This design comes from an exercise in tuning for small area and a short achievable clock period on the open sky130 flow, not from production work.
The RTL of this run was laid out without a check of its function.
Power figures rest on the tool's default switching activity, not on a simulated workload.

==> design/flow/design.v <==
`timescale 1ns / 1ps
module first_stage(
    input clk, 
    input reset,
    input [31:0] reg_A,
    input [31:0] reg_B,
    output reg [24:0] mantissa_first_stage,
    output reg [7:0] expo_first_stage,
    output reg sign_first_stage
    );
    reg [31:0] A, B;
    reg [7:0] exp1, exp2, exp_diff, expo_first_stage_reg;
    reg sign1, sign2, sign_first_stage_reg;
    reg [23:0] mantissa1, mantissa2, mantissa_first_stage_reg;
    reg [23:0] mantissa1_reg, mantissa2_reg;
always @ (posedge clk or posedge reset) begin
    if (reset == 1'b1) begin
        A <= 32'd0;
        B <= 32'd0;
    end
    else begin
        A <= reg_A;
        B <= reg_B;
    end
end
always@ (*) begin
   exp1 = A[30:23];
   exp2 = B[30:23];
   sign1 = A[31];
   sign2 = B[31];
   mantissa1 = {1'b1, A[22:0]};
   mantissa2 = {1'b1, B[22:0]};
   if (exp1 == exp2) begin
      expo_first_stage = exp1;
      exp_diff = 8'd0;
      mantissa1_reg = mantissa1 >> 0;
      mantissa2_reg = mantissa2 >> 0;
   end
   else if (exp1 > exp2) begin
      expo_first_stage = exp1;
      exp_diff = exp1 - exp2;
      mantissa1_reg = mantissa1 >> 0;
      mantissa2_reg = mantissa2 >> exp_diff;
   end
   else begin
      expo_first_stage = exp2;
      exp_diff = exp2 - exp1;
      mantissa1_reg = mantissa1 >> exp_diff;
      mantissa2_reg = mantissa2 >> 0;
   end
   if(mantissa1_reg == mantissa2_reg) begin
       if(sign1 == sign2) begin
           mantissa_first_stage = mantissa1_reg + mantissa2_reg;
           sign_first_stage = sign1;
       end
       else begin
           mantissa_first_stage = 24'b0;
           sign_first_stage = 0;
       end
   end
   else if(mantissa1_reg > mantissa2_reg) begin
       if(sign1 == sign2) begin
           mantissa_first_stage = mantissa1_reg + mantissa2_reg;
           sign_first_stage = sign1;
       end
       else begin
           mantissa_first_stage = mantissa1_reg - mantissa2_reg;
           sign_first_stage = sign1;
       end
   end
   else begin
       if(sign1 == sign2) begin
           mantissa_first_stage = mantissa1_reg + mantissa2_reg;
           sign_first_stage = sign2;
       end
       else begin
           mantissa_first_stage = mantissa2_reg - mantissa1_reg;
           sign_first_stage = sign2;
       end
   end
end
endmodule
`timescale 1ns / 1ps
module second_stage(
    input clk,
    input reset,
    input [7:0] expo_second_stage,
    input sign_second_stage,
    input [24:0] mantissa_second_stage,
    output reg [31:0] result
    );
reg [23:0] normalized_mantissa;
reg [7:0] expo_second_stage_reg;
reg [23:0] mantissa1_reg;
reg [23:0] mantissa2_reg;
always @ (*) begin
    expo_second_stage_reg = expo_second_stage;
   if (mantissa_second_stage[24] == 1) begin
        normalized_mantissa = mantissa_second_stage[24:1];
        expo_second_stage_reg = expo_second_stage_reg + 8'd1;
   end
   else begin
       normalized_mantissa = mantissa_second_stage;
       repeat(24) begin
           if(normalized_mantissa[23] == 1'b1) begin
               normalized_mantissa = normalized_mantissa << 0;
               expo_second_stage_reg = expo_second_stage_reg - 8'd0;
           end
           else begin
                normalized_mantissa = normalized_mantissa << 1;
                expo_second_stage_reg = expo_second_stage_reg - 8'd1;
           end
       end
   end    
   if (mantissa_second_stage == 24'd0) begin
        result[30:23] = 8'd0;
   end
   else begin
        result[30:23] = expo_second_stage_reg;
   end
   result[22:0] = normalized_mantissa[22:0];
   result[31] = sign_second_stage;
end
endmodule
`timescale 1ns / 1ps
module fpadd_pipeline (input clk,
                     input reset,
                     input [31:0]reg_A,
                     input [31:0]reg_B,
                     output [31:0] out);
reg [31:0] result;
reg [23:0] normalized_mantissa;
reg [24:0] pipeline_mantissa;
reg [7:0] pipeline_expo;
reg pipeline_sign;
wire [24:0] mantissa_first_stage, mantissa_second_stage;
wire [7:0] expo_first_stage, expo_second_stage;
wire sign_first_stage, sign_second_stage;
always @ (posedge clk or posedge reset) begin
    if (reset == 1'b1) begin
        pipeline_mantissa <= 25'd0;
        pipeline_expo <= 8'd0;
        pipeline_sign <= 0;
    end
    else begin
        pipeline_mantissa <= mantissa_first_stage;
        pipeline_expo <= expo_first_stage;
        pipeline_sign <= sign_first_stage;
    end
end
assign expo_second_stage = pipeline_expo;
assign sign_second_stage = pipeline_sign;
assign mantissa_second_stage = pipeline_mantissa;
first_stage stage1(clk, reset, reg_A, reg_B, mantissa_first_stage, expo_first_stage, sign_first_stage);
second_stage stage2(clk, reset, expo_second_stage, sign_second_stage, mantissa_second_stage, out);
endmodule
==> design/flow/run.sh <==
#!/bin/bash
# synth_recipe.tcl (not shown) runs the flow's synth.tcl, then flattens the netlist and writes it again
# the make line also repeats each setting of config.mk as NAME=value (left out here)
make -C /OpenROAD-flow-scripts/flow DESIGN_CONFIG=/design/flow/config.mk WORK_HOME=/design/flow/orfs CLKGATE_MAP_FILE= SYNTH_SCRIPT=/design/flow/synth_recipe.tcl finish
==> design/flow/config.mk <==
export PLATFORM = sky130hd
export DESIGN_NAME = fpadd_pipeline
export DESIGN_NICKNAME = fpadd_pipeline
export VERILOG_FILES = /design/flow/design.v
export SDC_FILE = /design/flow/constraint.sdc
export NUM_CORES = 4
export LEC_CHECK = 0
export CAP_MARGIN = 20
export CORE_MARGIN = 2
export CORE_UTILIZATION = 40
export PLACE_DENSITY = 0.6
export SLEW_MARGIN = 20
==> design/flow/constraint.sdc <==
create_clock -name core_clock -period 18.0 [get_ports {clk}]
set_input_delay 3.6000 -clock core_clock [delete_from_list [all_inputs] [get_ports {clk}]]
set_output_delay 3.6000 -clock core_clock [all_outputs]
set_load 0.01 [all_outputs]
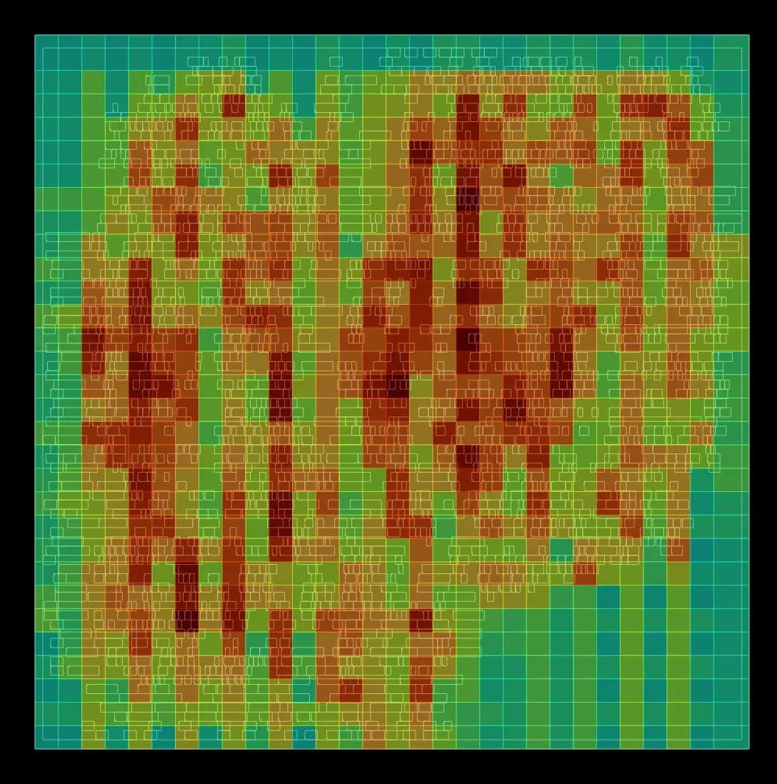
(images/final_congestion.png)
wire per inst: 19.7 um
met3 Usage GRT: 0.0180
met2 Track Usage GR: 0.447
Most Used Layer, Global Route: met2

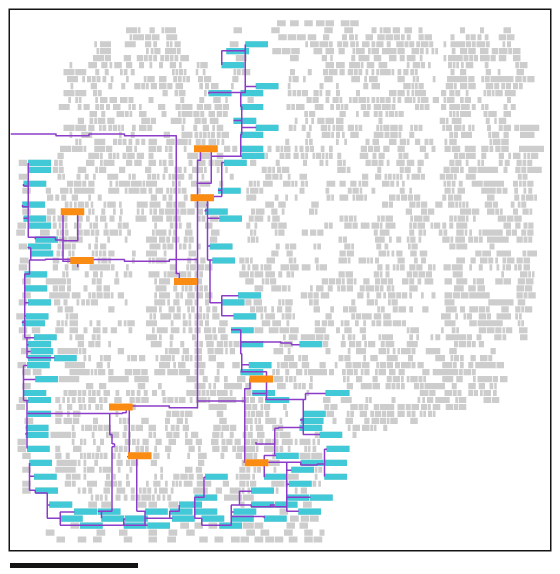
(images/clock_map.png)
Scale bar: 50 um.
Key: purple = clock wires [length 1,390 um]; orange = cells driving clock nets [count 9]; cyan = flip-flops [count 98]
There are 10 routed clock nets.

==> metrics.cfg <==
[outcome]
status = timing/DRC/antenna clean

[route]
drt_wl_total_mm = 57.2
drc = 0
num_vias = 17600
first_iter_violations = 1579
dr.pass1.iters = 6
routed_via_density = 6.07
ant_nets = 0

[timing]
fmax_mhz = 58.6
worst_slew_pin_slew_ps = 1120
setup_violations = 0
fin_crit_sh = 0.948
setup_tns_ps = 0
rsz0062_at_grt = false
finalCriticalPeriod_ps = 17060
hold_viol_final = 0
skew_ps = 11.9
drv_slew = 0
max_slew_margin = 0.247

[clock_tree]
cts_tree = yes
clk_latency_ps = 370
htree_levels = 3
clock_path_buffers = 2
numCtsBuffers = 9
cts.sinks = 98
path_clk_slew_ps = 80
clockRootBuffer = clkbuf_16
cts_setup_buffers = 0

[worst_setup_path]
end_kind = primary output
r2r_start = stage1.A[23]
cp_common_cell = ha_1
critPathLaunchType = flip-flop
reg2reg_slack_ps = 7820
worst-r2r-cell-count = 34
crit_family = adder cells
slowest_delay_ps = 570
path_class = reg2out
crit_buf_inv = 2
worstPathArrival_ps = 13460
worstPathRequired_ps = 14400
cp_slowest_cell = clkdlybuf4s50_1
r2r_end = pipeline_mantissa[22]
critPathMaxFanout = 14

[power_and_ir_drop]
p_per_area_nw_per_um2 = 160
p_leak_nw = 7.53
ir_worst_vdd_mv = 0.0590

[global_route]
gr-total-overflow = 0
grt_pass1_wl_mm = 91.5
grt_max_degree = 63
track_usage = 0.255
grt_pass1_vias = 17100
antenna_found_initial = 0

[logic_synthesis]
synth_edf_count = 0
synthesis.nets = 2528
ys_warn_count = 3
synthArstFlopShare = 1.00
syn_area_sq_um = 17100
syn_inst = 2347
ys_seq_area_frac = 0.144
ys.flop_type = dfrtp_1
ys_seq_elements = 98
ys_types = 96
avgSynthCellArea_sq_um = 7.27

[floorplan]
die_area_sq_um = 44300
core_area_sq_um = 42000
pin_count = 98
initial_core_util = 0.406
die_w_um = 211
dieHeight_um = 211

[placement]
placed_cell_area_sq_um = 18500
dp_hpwl_mm = 45.9
port_buffers = 97
placedCellCount = 2878
gp_congestion = 0.956

[final_layout]
final_common_cell = nand2_1
fin_nets = 2532
num_antenna_cells = 0
most-common-layout-cells = nand2_1 (261), a21oi_1 (207), nor2_1 (169)
final_cells = 2895
area_delta_synth_final_pct = 10.1
drive_gt1_frac = 0.0726
stdcell_area_sq_um = 18800

[worst_hold_path]
holdPathStages = 2
holdPathEnd = pipeline_expo[7]
min_path_type = reg2reg
hp-start = stage1.A[30]

[flow_run]
cap_violations = 0

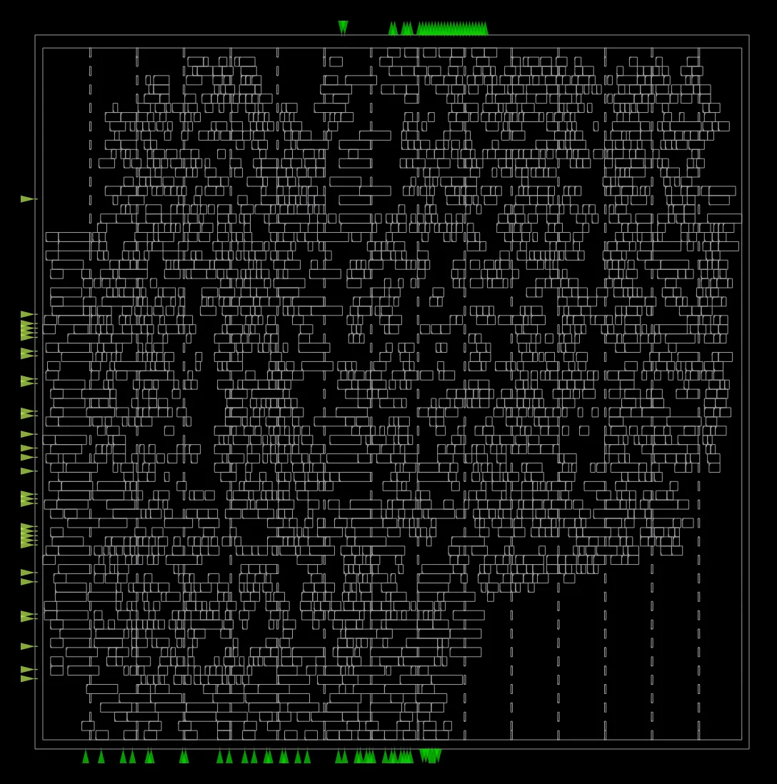
(images/final_placement.png)
Tapcell Cnt: 539
# rows: 75
sequential cell area share: 0.131
final core occ: 0.447
fill cell total of the finished layout: 4,326

[worst max-delay path by stage]
stage,start,to,cells past startpoint
2_1_floorplan,pipeline_mantissa[22],out[29],60
3_3_place_gp,pipeline_expo[0],out[30],57
3_5_place_dp,pipeline_expo[0],out[30],57
4_1_cts,pipeline_expo[0],out[30],57
5_1_grt,pipeline_expo[0],out[30],57
6_report,pipeline_expo[0],out[30],57
[state kept, by name, summed over array words and instances, names as in the netlist]
signal	flops
pipeline_sign	1
pipeline_mantissa	25
stage1.B	32
stage1.A	32
pipeline_expo	8
[through the flow]
| step | hold slack [ps] | worst slack (ps) | total power, mW |
|---|---|---|---|
| after floorplan | 454 | 2210 | 2.12 |
| after global placement | 496 | 1450 | 2.75 |
| after detailed placement | 505 | 1220 | 2.77 |
| after CTS | 524 | 761 | 2.99 |
| after global routing | 531 | 198 | 3.28 |
| final | 512 | 936 | 3.01 |
[final cells by class]
type                       count  area [sq um]
sequential                    98          2450
tap                          539           674
clock buffer                   9           225
fill                        4326         23300
clock inverter                 7          78.8
timing repair buffer         138          1280
inverter                     144           543
multi-input combinational   1960         13500
[layer usage]
metal  up-vias  GRT usage  wire length [um]
met1      8401      0.314             24400
met5         -          0                 0
met2       531      0.447             27700
met4         0      0.135              3100
li1       8537          -                 -
met3       105     0.0180              1960
[synth_stat cells, types with 20 or more instances]
| cell type | instances | share of area |
|---|---|---|
| o21a_1 | 21 | 0.0092 |
| ha_1 | 110 | 0.081 |
| a21o_1 | 23 | 0.010 |
| o22ai_1 | 38 | 0.014 |
| a31oi_1 | 20 | 0.0073 |
| mux2i_1 | 73 | 0.043 |
| nand2_1 | 261 | 0.057 |
| a211oi_1 | 32 | 0.014 |
| xor2_1 | 44 | 0.023 |
| nor2b_1 | 32 | 0.012 |
| nor2_1 | 169 | 0.037 |
| dfrtp_1 | 98 | 0.14 |
| a22oi_1 | 37 | 0.016 |
| clkbuf_1 | 116 | 0.026 |
| nand3_1 | 60 | 0.018 |
| o21bai_1 | 29 | 0.013 |
| o31ai_1 | 26 | 0.011 |
| nand2b_1 | 32 | 0.012 |
| nor3_1 | 65 | 0.019 |
| a221oi_1 | 20 | 0.010 |
| o21ai_0 | 156 | 0.046 |
| o211ai_1 | 22 | 0.0097 |
| a21oi_1 | 207 | 0.061 |
| nand4_1 | 21 | 0.0077 |
| inv_1 | 140 | 0.031 |
| xnor2_1 | 116 | 0.060 |
| mux2_2 | 29 | 0.019 |
[power by group]
| part | switching (mW) | internal (mW) | leakage, nW |
|---|---|---|---|
| Combinational | 1.48 | 1.01 | 6.23 |
| Clock | 0.0978 | 0.0985 | 0.148 |
| Sequential | 0.0740 | 0.254 | 1.15 |
| Total | 1.65 | 1.36 | 7.53 |
[worst register-to-register path, delay by kind of cell (launching register included)]
kind / cells / cell delay, ps
fa+ha+maj: 2 / 730
flops: 1 / 410
compound gates: 24 / 5290
buf+inv: 2 / 1450
simple gates: 5 / 1710
mux: 1 / 460
[repair_timing]
| action | in CTS | in global routing |
|---|---|---|
| gates resized for setup | 0 | 1 |
| hold buffers | 0 | 0 |
| setup endpoints to repair | 0 | 2 |
| hold endpoints to repair | 0 | 0 |
[cell families after synthesis]
family,after synthesis,share of synthesized area
AOI/OAI and AO/OA,775,0.297
xor gates and xnor gates,183,0.110
buffers and inverters,289,0.0650
and+or+nand+nor,772,0.219
DFF,98,0.144
adders and majority gates,116,0.0871
muxes,114,0.0778

==> re-timing with driven ports <==
No port has a modelled driver above. Below, the same layout with a new extraction and two added sets of constraints.
Step 1, drivers: a clkbuf_16 drives clk and a buf_2 each remaining input, both assumed.
Step 2 adds t to the input delays and takes it off the output delays; t is the mean of the earliest and latest rising clock arrival at the registers after step 1. Input paths then give back, and output paths get back, about the clock's delay inside the block.
Three values: no drivers, after step 1, after step 2; two values: the first two.
t (ns): 0.413
slack for setup (ns): 0.936 / 0.890 / 1.303
hold slack, ns: 0.512 / 0.512 / 0.512
worst setup path after step 2: register to output
worst data-port slew with drivers (ns): 0.04
After both steps this run still meets setup and hold. For this run, drivers alone change the setup slack by -0.046 ns; drivers and shift together by +0.367 ns.
